This design comes from an exercise in tuning for small area on the open sky130 flow, not from production work. For this run, only the layout was checked, not whether the RTL still works. Power and IR drop assume default switching activity.

===== flow/constraint.sdc =====
create_clock -name core_clock -period 7.0 [get_ports {clk}]
set_input_delay 1.4000 -clock core_clock [delete_from_list [all_inputs] [get_ports {clk}]]
set_output_delay 1.4000 -clock core_clock [all_outputs]
set_load 0.01 [all_outputs]

===== flow/config.mk =====
export PLATFORM = sky130hd
export DESIGN_NAME = ID_RF
export DESIGN_NICKNAME = ID_RF
export VERILOG_FILES = /design/flow/design.v
export SDC_FILE = /design/flow/constraint.sdc
export NUM_CORES = 4
export LEC_CHECK = 0
export CAP_MARGIN = 20
export CORE_MARGIN = 2
export CORE_UTILIZATION = 40
export SLEW_MARGIN = 20

===== flow/run.sh =====
#!/bin/bash
# synth_recipe.tcl (not shown) runs the flow's synth.tcl, then flattens the netlist and writes it again
# the make line also repeats each setting of config.mk as NAME=value (left out here)
make -C /OpenROAD-flow-scripts/flow DESIGN_CONFIG=/design/flow/config.mk WORK_HOME=/design/flow/orfs CLKGATE_MAP_FILE= SYNTH_SCRIPT=/design/flow/synth_recipe.tcl finish

===== flow/design.v =====
`timescale 1ns / 1ps
module Reg_File(
    input [31:0] reg_w,
    input write_enable,
    input clk,
    input rst,
    input [4:0] rs1_enc,
    input [4:0] rs2_enc,
    input [4:0] reg_enc_write,
    output [31:0] rs1,
    output [31:0] rs2
    );
    reg [31:0] x[31:0];                      
    reg [31:0] rs[1:0];
    wire [4:0] rs_enc[1:0];
    integer i;
    genvar j;
    always @(posedge clk or negedge rst) begin
        if(rst==1'b0)
            for(i=0;i<32;i=i+1) x[i]<=31'b0;
        else begin
            case({write_enable,reg_enc_write})
                6'd32:	x[0]<=reg_w;
                6'd33:	x[1]<=reg_w;
                6'd34:	x[2]<=reg_w;
                6'd35:	x[3]<=reg_w;
                6'd36:	x[4]<=reg_w;
                6'd37:	x[5]<=reg_w;
                6'd38:	x[6]<=reg_w;
                6'd39:	x[7]<=reg_w;
                6'd40:	x[8]<=reg_w;
                6'd41:	x[9]<=reg_w;
                6'd42:	x[10]<=reg_w;
                6'd43:	x[11]<=reg_w;
                6'd44:	x[12]<=reg_w;
                6'd45:	x[13]<=reg_w;
                6'd46:	x[14]<=reg_w;
                6'd47:	x[15]<=reg_w;
                6'd48:	x[16]<=reg_w;
                6'd49:	x[17]<=reg_w;
                6'd50:	x[18]<=reg_w;
                6'd51:	x[19]<=reg_w;
                6'd52:	x[20]<=reg_w;
                6'd53:	x[21]<=reg_w;
                6'd54:	x[22]<=reg_w;
                6'd55:	x[23]<=reg_w;
                6'd56:	x[24]<=reg_w;
                6'd57:	x[25]<=reg_w;
                6'd58:	x[26]<=reg_w;
                6'd59:	x[27]<=reg_w;
                6'd60:	x[28]<=reg_w;
                6'd61:	x[29]<=reg_w;
                6'd62:	x[30]<=reg_w;
                6'd63:	x[31]<=reg_w;
            endcase
        end
    end
    generate
        for(j=0;j<2;j=j+1) begin
            always @(*) begin
                case(rs_enc[j])
                    5'd0:	rs[j]=x[0];
                    5'd1:	rs[j]=x[1];
                    5'd2:	rs[j]=x[2];
                    5'd3:	rs[j]=x[3];
                    5'd4:	rs[j]=x[4];
                    5'd5:	rs[j]=x[5];
                    5'd6:	rs[j]=x[6];
                    5'd7:	rs[j]=x[7];
                    5'd8:	rs[j]=x[8];
                    5'd9:	rs[j]=x[9];
                    5'd10:	rs[j]=x[10];
                    5'd11:	rs[j]=x[11];
                    5'd12:	rs[j]=x[12];
                    5'd13:	rs[j]=x[13];
                    5'd14:	rs[j]=x[14];
                    5'd15:	rs[j]=x[15];
                    5'd16:	rs[j]=x[16];
                    5'd17:	rs[j]=x[17];
                    5'd18:	rs[j]=x[18];
                    5'd19:	rs[j]=x[19];
                    5'd20:	rs[j]=x[20];
                    5'd21:	rs[j]=x[21];
                    5'd22:	rs[j]=x[22];
                    5'd23:	rs[j]=x[23];
                    5'd24:	rs[j]=x[24];
                    5'd25:	rs[j]=x[25];
                    5'd26:	rs[j]=x[26];
                    5'd27:	rs[j]=x[27];
                    5'd28:	rs[j]=x[28];
                    5'd29:	rs[j]=x[29];
                    5'd30:	rs[j]=x[30];
                    5'd31:	rs[j]=x[31];
                endcase
            end
        end
    endgenerate
    assign rs_enc[0]=rs1_enc,rs_enc[1]=rs2_enc,rs1=rs[0],rs2=rs[1];
endmodule
`timescale 1ns / 1ps
module IDecode(
    input [31:0] Ins,            
    input [31:0] PC_curr,        
    input rst,
    input clk_stage,
    input [31:0] regfile1,       
    input [31:0] regfile2,       
    input [4:0] outdated_EXE,outdated_MEM,outdated_WB,   
    input IDBufEn,
    input [31:0] EXEBuf,MEMBuf,  
    input [2:0] ins_class,
    input pc_ins_type,
    input Mem_rd_in,
    output [4:0] rs1_enc,
    output [4:0] rs2_enc,
    output reg [31:0] PC_curr_reg,
    output reg pc_ins_type_reg,
    output reg [7:0] ALUOp,      
    output reg sgn,              
    output reg isBranch,         
    output reg isJump,
    output isSLT,
    output reg branch_type,      
    output reg [31:0] ALUopr1,   
    output reg [31:0] ALUopr2,
    output reg [31:0] Store_src,
    output IDHold                
    );
    wire[6:0] opcode=Ins[6:0];
    reg[10:0] op_minterms;       
    wire[5:0] ins_type;          
    wire[4:0] rd_enc;            
    wire[31:0] immediate;
    wire imm31,imm11,imm0;
    wire[10:0] imm30_20;
    wire[7:0] imm19_12;
    wire[5:0] imm10_5;
    wire[3:0] imm4_1;
    wire[5:0] cmp;                
    reg[1:0] Mem_rd;
    wire[4:0] rs_enc[1:0];       
    wire[31:0] regfile[1:0];
    assign rs1_enc=rs_enc[0],rs2_enc=rs_enc[1],regfile[0]=regfile1,regfile[1]=regfile2;
    reg[4:0] outdated;           
    reg[1:0] RAW_stall;
    wire[2:0] funct3;
    wire[6:0] funct7;
    wire[14:0] outdated_in={outdated_WB,outdated_MEM,outdated_EXE};
    localparam OP=6'd0,OP_IMM=6'd1,JAL=6'd2,JALR=6'd3,BRANCH=6'd4,LOAD=6'd5,STORE=6'd6,LUI=6'd7,AUIPC=6'd8;
    localparam R=0,I=1,S=2,B=3,U=4,J=5;  
    assign funct3=Ins[14:12],funct7=Ins[31:25];
    assign rd_enc=Ins[11:7]&{5{~{op_minterms[BRANCH]|op_minterms[STORE]}}};
    assign rs_enc[0]=Ins[19:15],rs_enc[1]=Ins[24:20];
    always @(*) begin
        case(opcode)
            OP:	    op_minterms<=10'd1;
            OP_IMM:	op_minterms<=10'd2;
            JAL:	op_minterms<=10'd4;
            JALR:	op_minterms<=10'd8;
            BRANCH:	op_minterms<=10'd16;
            LOAD:	op_minterms<=10'd32;
            STORE:	op_minterms<=10'd64;
            LUI:	op_minterms<=10'd128;
            AUIPC:	op_minterms<=10'd256;
            default:    op_minterms<=10'd0;    
        endcase
    end
    assign ins_type[R]=op_minterms[OP];
    assign ins_type[I]=|{op_minterms[OP_IMM],op_minterms[JALR],op_minterms[LOAD]};
    assign ins_type[S]=op_minterms[STORE];
    assign ins_type[B]=op_minterms[BRANCH];
    assign ins_type[U]=op_minterms[LUI]|op_minterms[AUIPC];
    assign ins_type[J]=op_minterms[JAL];
    always @(posedge clk_stage or negedge rst) begin
        if(rst==1'b0) 
            outdated<=5'b0;
        else  
            outdated<=rd_enc&{5{IDBufEn}};
    end  
    generate
    genvar i1,j1;
        for(i1=0;i1<2;i1=i1+1) begin        
            for(j1=0;j1<3;j1=j1+1) begin
                assign cmp[3*i1+j1]=(outdated_in[5*j1+:5]==rs_enc[i1]);
            end
        end
    endgenerate    
    wire w1=ins_type[I]|ins_type[S]|ins_type[B],w2=w1|ins_type[J];
    assign imm31=Ins[31];
    assign imm30_20=(w2)?{11{Ins[31]}}:Ins[30:20];
    assign imm19_12=(w1)?{8{Ins[31]}}:Ins[19:12];
    assign imm11=|{(Ins[31]&(ins_type[I]|ins_type[S])),(Ins[7]&ins_type[B]),(Ins[20]&ins_type[J])};
    assign imm10_5=Ins[30:25]&{6{w2}};
    assign imm4_1=(Ins[24:21]&{4{ins_type[I]|ins_type[J]}})|(Ins[11:8]&{4{ins_type[S]|ins_type[B]}});
    assign imm0=(Ins[20]&ins_type[I])|(Ins[7]&ins_type[S]);
    assign immediate={imm31,imm30_20,imm19_12,imm11,imm10_5,imm4_1,imm0};
    wire r_w=ins_type[R]|ins_type[B];
    wire [1:0] neq={(rs2_enc!=5'b0),(rs1_enc!=5'b0)};
    reg [31:0] rs2_updated;
    always @(posedge clk_stage or negedge rst) begin
        if(rst==1'b0) begin
            ALUopr1<=32'b0;
        end
        else if(IDBufEn) begin
            casez({opcode,neq[0],cmp[1:0]})
                {OP,1'b1,2'b?1},{OP_IMM,1'b1,2'b?1},{JALR,1'b1,2'b?1},{BRANCH,1'b1,2'b?1},{LOAD,1'b1,2'b?1},{STORE,1'b1,2'b?1}:
                    ALUopr1<=EXEBuf;
                {OP,1'b1,2'b10},{OP_IMM,1'b1,2'b10},{JALR,1'b1,2'b10},{BRANCH,1'b1,2'b10},{LOAD,1'b1,2'b10},{STORE,1'b1,2'b10}:
                    ALUopr1<=MEMBuf;
                {OP,1'b1,2'b00},{OP_IMM,1'b1,2'b00},{JALR,1'b1,2'b00},{BRANCH,1'b1,2'b00},{LOAD,1'b1,2'b00},{STORE,1'b1,2'b00}:
                    ALUopr1<=regfile1;
                {OP,1'b0,2'b??},{OP_IMM,1'b0,2'b??},{JALR,1'b0,2'b??},{BRANCH,1'b0,2'b??},{LOAD,1'b0,2'b??},{STORE,1'b0,2'b??},{LUI,1'b?,2'b??}:
                    ALUopr1<=32'b0;      
                default:
                    ALUopr1<=PC_curr;
            endcase
        end    
    end
    always @(*) begin                 
        casez({opcode,neq[1],cmp[3:2]})
            {OP,1'b1,2'b?1},{BRANCH,1'b1,2'b?1},{STORE,1'b1,2'b?1}:
                rs2_updated<=EXEBuf;
            {OP,1'b1,2'b10},{BRANCH,1'b1,2'b10},{STORE,1'b1,2'b10}:
                rs2_updated<=MEMBuf;
            {OP,1'b1,2'b00},{BRANCH,1'b1,2'b00},{STORE,1'b1,2'b00}:
                rs2_updated<=regfile2;
            default:    
                rs2_updated<=32'b0;
        endcase
    end
    always @(posedge clk_stage or negedge rst) begin                 
        if(rst==1'b0)
            ALUopr2<=32'b0;
        else if(IDBufEn)
            ALUopr2<=(|{op_minterms[OP_IMM],op_minterms[LUI],op_minterms[AUIPC],op_minterms[JAL],op_minterms[JALR],op_minterms[LOAD],op_minterms[STORE]})?immediate:rs2_updated;
    end
    always @(posedge clk_stage or negedge rst) begin
        if(rst==1'b0)
            Store_src<=32'b0;
        else if(IDBufEn&ins_type[S])
            Store_src<=rs2_updated;
    end
    always @(posedge clk_stage or negedge rst) begin
        if(rst==0) begin
            PC_curr_reg<=32'b0;
            Mem_rd<=1'b0;
            pc_ins_type_reg<=1'b0;
        end
        else if(IDBufEn) begin
            PC_curr_reg<=PC_curr;
            Mem_rd<=op_minterms[LOAD];
            pc_ins_type_reg<=pc_ins_type;
        end
    end
    localparam ADD=8'd1,SUB=8'd3,SLT=8'd7,AND=8'd4,OR=8'd8,XOR=8'd16,SLL=8'd32,SRL=8'd64,SRA=8'd128;
    localparam BEQ=3'd0,BNE=3'd1,BLTU=3'd2,BLT=3'd3,BGEU=3'd4,BGE=3'd5;
    localparam ADD_=10'd0,SLT_=10'd1,SLTU_=10'd2,AND_=10'd3,OR_=10'd4,XOR_=10'd5,SLL_=10'd6,SRL_=10'd7,SUB_=10'd256,SRA_=10'd257;
    localparam ADDI=8'd0,SLTIU=8'd1,ANDI=8'd2,ORI=8'd3,XORI=8'd4,SLLI=8'd5,SRLI=8'd6,SRAI=8'd7;
    always @(posedge clk_stage or negedge rst) begin
        if(rst==1'b0)
            ALUOp<=8'b0;
        else if(IDBufEn) begin
            casez({opcode,funct7,funct3})
                {OP,{7{1'b?}},ADDI},{OP_IMM,ADD_},{LUI,{9{1'b?}}},{AUIPC,{9{1'b?}}}:
                    ALUOp<=ADD;
                {OP,{7{1'b?}},SLTIU},{OP_IMM,SLT_},{OP_IMM,SLTU_},{OP_IMM,SUB_},{BRANCH,{7'b?},BGEU},{BRANCH,{7'b?},BGE},{BRANCH,{7'b?},BLTU},{BRANCH,{7'b?},BLT}:
                    ALUOp<=SUB;
                {OP,{7{1'b?}},ANDI},{OP_IMM,AND_}:
                    ALUOp<=AND;
                {OP,{7{1'b?}},ORI},{OP_IMM,OR_}:
                    ALUOp<=OR;
                {OP,{7{1'b?}},XORI},{OP_IMM,XOR_},{BRANCH,{7'b?},BEQ},{BRANCH,{7'b?},BNE}:
                    ALUOp<=XOR;
                {OP,{7{1'b?}},SLL},{OP_IMM,SLL_}:
                    ALUOp<=SLL;
                {OP,{7{1'b?}},SRL},{OP_IMM,SRL_}:
                    ALUOp<=SRL;
                {OP,{7{1'b?}},SRA},{OP_IMM,SRA_}:
                    ALUOp<=SRA;
                default:
                    ALUOp<=ADD;          
            endcase            
        end
    end
    always @(posedge clk_stage or negedge rst) begin
        if(rst==0)
            sgn<=1'b0;
        else if(IDBufEn) begin
            casez({opcode,funct7,funct3})
                {OP_IMM,{10{1'b?}}},{OP,SLT_},{OP,SRA_},{BRANCH,{7{1'b?}},BLTU},{BRANCH,{7{1'b?}},BGEU}:
                    sgn<=1'b1;
                default:
                    sgn<=1'b0;
            endcase
        end
    end
    always @(posedge clk_stage or negedge rst) begin
        if(rst==1'b0) begin
            isBranch<=1'b0;
            isJump<=1'b0;
        end
        else if(IDBufEn) begin
            isBranch<=op_minterms[BRANCH];
            isJump<=op_minterms[JAL]|op_minterms[JALR];
        end
    end
    always @(posedge clk_stage or negedge rst) begin
        if(rst==1'b0)
            branch_type<=4'b0;
        else if(IDBufEn) begin
            case(funct3)
                BEQ:
                    branch_type<=4'b0101;
                BNE:
                    branch_type<=4'b0001;
                BLTU,BLT:
                    branch_type<=4'b0010;
                BGEU,BGE:
                    branch_type<=4'b0110;
            endcase
        end
    end
    generate
        for(i1=0;i1<2;i1=i1+1) begin
            always @(*) begin
                casez({neq[i1],cmp[3*i1+:3],Mem_rd_in})
                    {1'b1,3'b?10,1'b0},{1'b1,3'b100,1'b?},{1'b1,3'b000,1'b?}:
                        RAW_stall[i1]=1'b0; 
                    default: 
                        RAW_stall[i1]=1'b1;
                endcase
            end        
        end
    endgenerate
    assign IDHold=RAW_stall[0]|RAW_stall[1];
    assign isSLT=1'b0;
endmodule
`timescale 1ns / 1ps
module ID_RF(
    input clk,
    input rst,
    input [31:0] Ins,
    input [31:0] PC_curr,
    input [4:0] outdated_EXE,
    input [4:0] outdated_MEM,
    input [4:0] outdated_WB,
    input IDBufEn,
    input [31:0] EXEBuf,
    input [31:0] MEMBuf,
    input [2:0] ins_class,
    input pc_ins_type,
    input Mem_rd_in,
    input [31:0] wb_data,
    input wb_en,
    input [4:0] wb_rd,
    output [31:0] PC_curr_reg,
    output pc_ins_type_reg,
    output [7:0] ALUOp,
    output sgn,
    output isBranch,
    output isJump,
    output branch_type,
    output [31:0] ALUopr1,
    output [31:0] ALUopr2,
    output [31:0] Store_src,
    output IDHold
    );
    wire [4:0] rs1_enc, rs2_enc;
    wire [31:0] rs1, rs2;
    wire isSLT;
    Reg_File rf(
        .reg_w(wb_data),
        .write_enable(wb_en),
        .clk(clk),
        .rst(rst),
        .rs1_enc(rs1_enc),
        .rs2_enc(rs2_enc),
        .reg_enc_write(wb_rd),
        .rs1(rs1),
        .rs2(rs2)
    );
    IDecode id(
        .Ins(Ins),
        .PC_curr(PC_curr),
        .rst(rst),
        .clk_stage(clk),
        .regfile1(rs1),
        .regfile2(rs2),
        .outdated_EXE(outdated_EXE),
        .outdated_MEM(outdated_MEM),
        .outdated_WB(outdated_WB),
        .IDBufEn(IDBufEn),
        .EXEBuf(EXEBuf),
        .MEMBuf(MEMBuf),
        .ins_class(ins_class),
        .pc_ins_type(pc_ins_type),
        .Mem_rd_in(Mem_rd_in),
        .rs1_enc(rs1_enc),
        .rs2_enc(rs2_enc),
        .PC_curr_reg(PC_curr_reg),
        .pc_ins_type_reg(pc_ins_type_reg),
        .ALUOp(ALUOp),
        .sgn(sgn),
        .isBranch(isBranch),
        .isJump(isJump),
        .isSLT(isSLT),
        .branch_type(branch_type),
        .ALUopr1(ALUopr1),
        .ALUopr2(ALUopr2),
        .Store_src(Store_src),
        .IDHold(IDHold)
    );
endmodule

met1.png
(1 px per um)
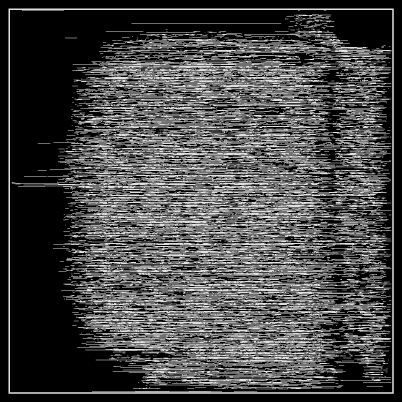
The layer holds 34% of the routed length. 4953 nets have wire on it.
drt total wl: 316100 um
number of vias after detailed routing: 54.23k
met1 demand-to-capacity share in global routing: 49.34%

wire_density.png
(1 px per um) 38 x 38 tiles, from white (low) to dark blue (high), scaled to the fullest tile. Values are wire area over tile area, all layers added.
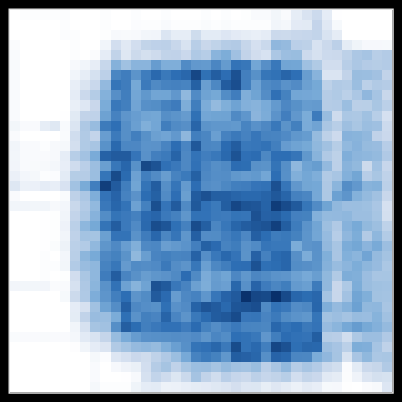
The mean over all tiles is 0.41. 16% of the tiles are nearly empty. The emptiest ninth of the die: north-west.

final_all.png
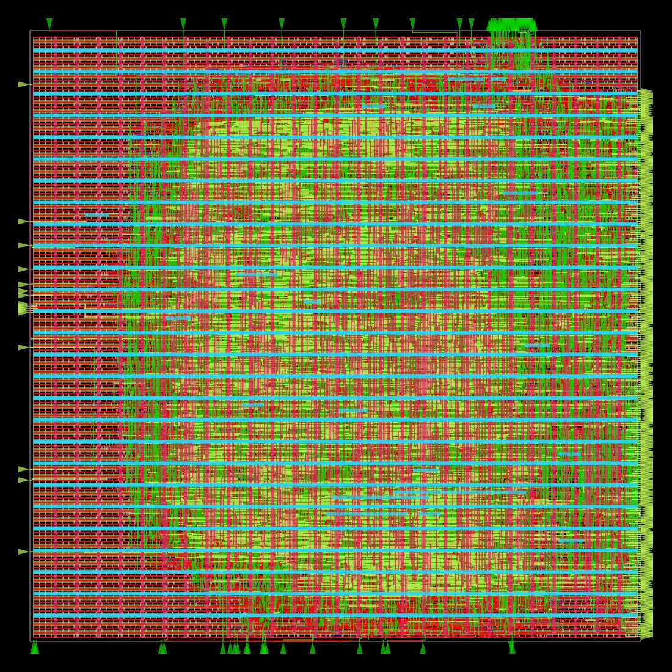
Layout Utilization: 48.02%
post-route cell area: 0.06807 sq mm

hierarchy.png
(1 px per um)
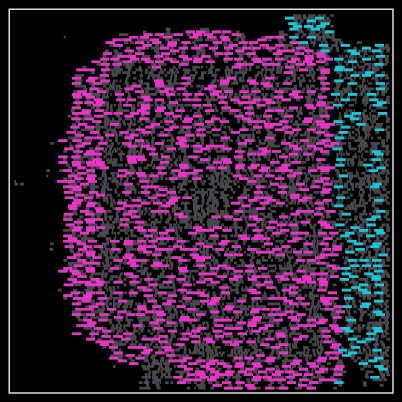
`id`: drawn in cyan, flops 141, where a column on the right. `rf`: drawn in magenta, flops 992.
area of the die: 0.1461 sq mm
final non-filler cell total: 7200

==> impl.org <==
** Power and ir drop
- In this run the static leakage power is 28.49 nW.
- In this run, the clock network consumes 37.3% of the power.
- Peak ir drop on the vdd network :: 221.1 uV

** Placement
- The number of placed instances, taps included, is 6935.
- Port buffering added 327 buffers.

** Route
- Met2 WL post-DR :: 124800 um
- For this run, design rule violations remaining after detail routing come to 0.

** Layout
- Clk cell area share :: 6.206%
- The register with the most flip-flops in the layout has 992 of them.
- Share of the final layout cell area in multi-input gates :: 40.67%
- Layout filler cell count :: 12.89k
- Leaving out fill and tap cells, the most frequent cells in the layout are 1133 x sky130_fd_sc_hd__dfrtp_1, 1033 x sky130_fd_sc_hd__mux2_2, 698 x sky130_fd_sc_hd__a22oi_1.
- Fraction of layout cells with a size suffix above 1 :: 31.03%

** Clock network
- CTS tree :: yes
- Clock tree synthesis inserted a total of 121 buffers.
- After clock tree synthesis, the clock-pin slew on the worst setup and hold paths is 0.06 ns.

** Critical path
- Startpoint of the worst register-to-register path :: rf.x[28][13]
- Along the worst path, the maximum fanout reaches 12.
- Crit path buffers/inverters :: 2
- Grouping stages by cell kind, the critical path spends the most delay in simple AND/OR/NAND/NOR gates.

** Yosys
- Number of synthesized flops with an enable pin :: 0
- Leading register cell type out of synthesis :: sky130_fd_sc_hd__dfrtp_1
- Yosys printed 4 warnings.
- The synthesized netlist devotes 0.02187% of its cell area to adder and majority cells.
- Sequential elements use 49.55% of the synthesized area.
- After synthesis the cells add up to 0.05722 sq mm.
- Post-Synthesis Mean Instance Area :: 11.49 sq um

** Hold path
- Start point of the worst hold path :: id.ALUOp[2]

** Floorplanning
- Die boundary height :: 382.2 um

** Timing
- Unrepaired setup endpoints after global routing :: no

** Run status
- The flow ran to the end and the layout has no timing, DRC or antenna violations.

** GRT
- Met2 usage in global routing :: 56.96%

re-timing with driven ports:
How much do the figures lean on ideal ports? The routed layout below was timed once more, with nothing changed but the port constraints. Step 1 assumes that a clkbuf_16 drives the clock port and a buf_2 every other input. Step 2, shift: input delay + t, output delay - t, t = (earliest + latest rising clock arrival at the registers) / 2. This alone moves slack from input paths to output paths. a / b / c = ideal / step 1 / step 2; a / b = the first two.
t (ns): 0.870
slack for setup (ns): 1.379 / 1.353 / 0.908
clock arrival spread, ns: 0.041 / 0.042
After both steps setup and hold are still met in this run. The setup slack of this run moves by -0.026 ns with the drivers and by -0.471 ns with both steps.
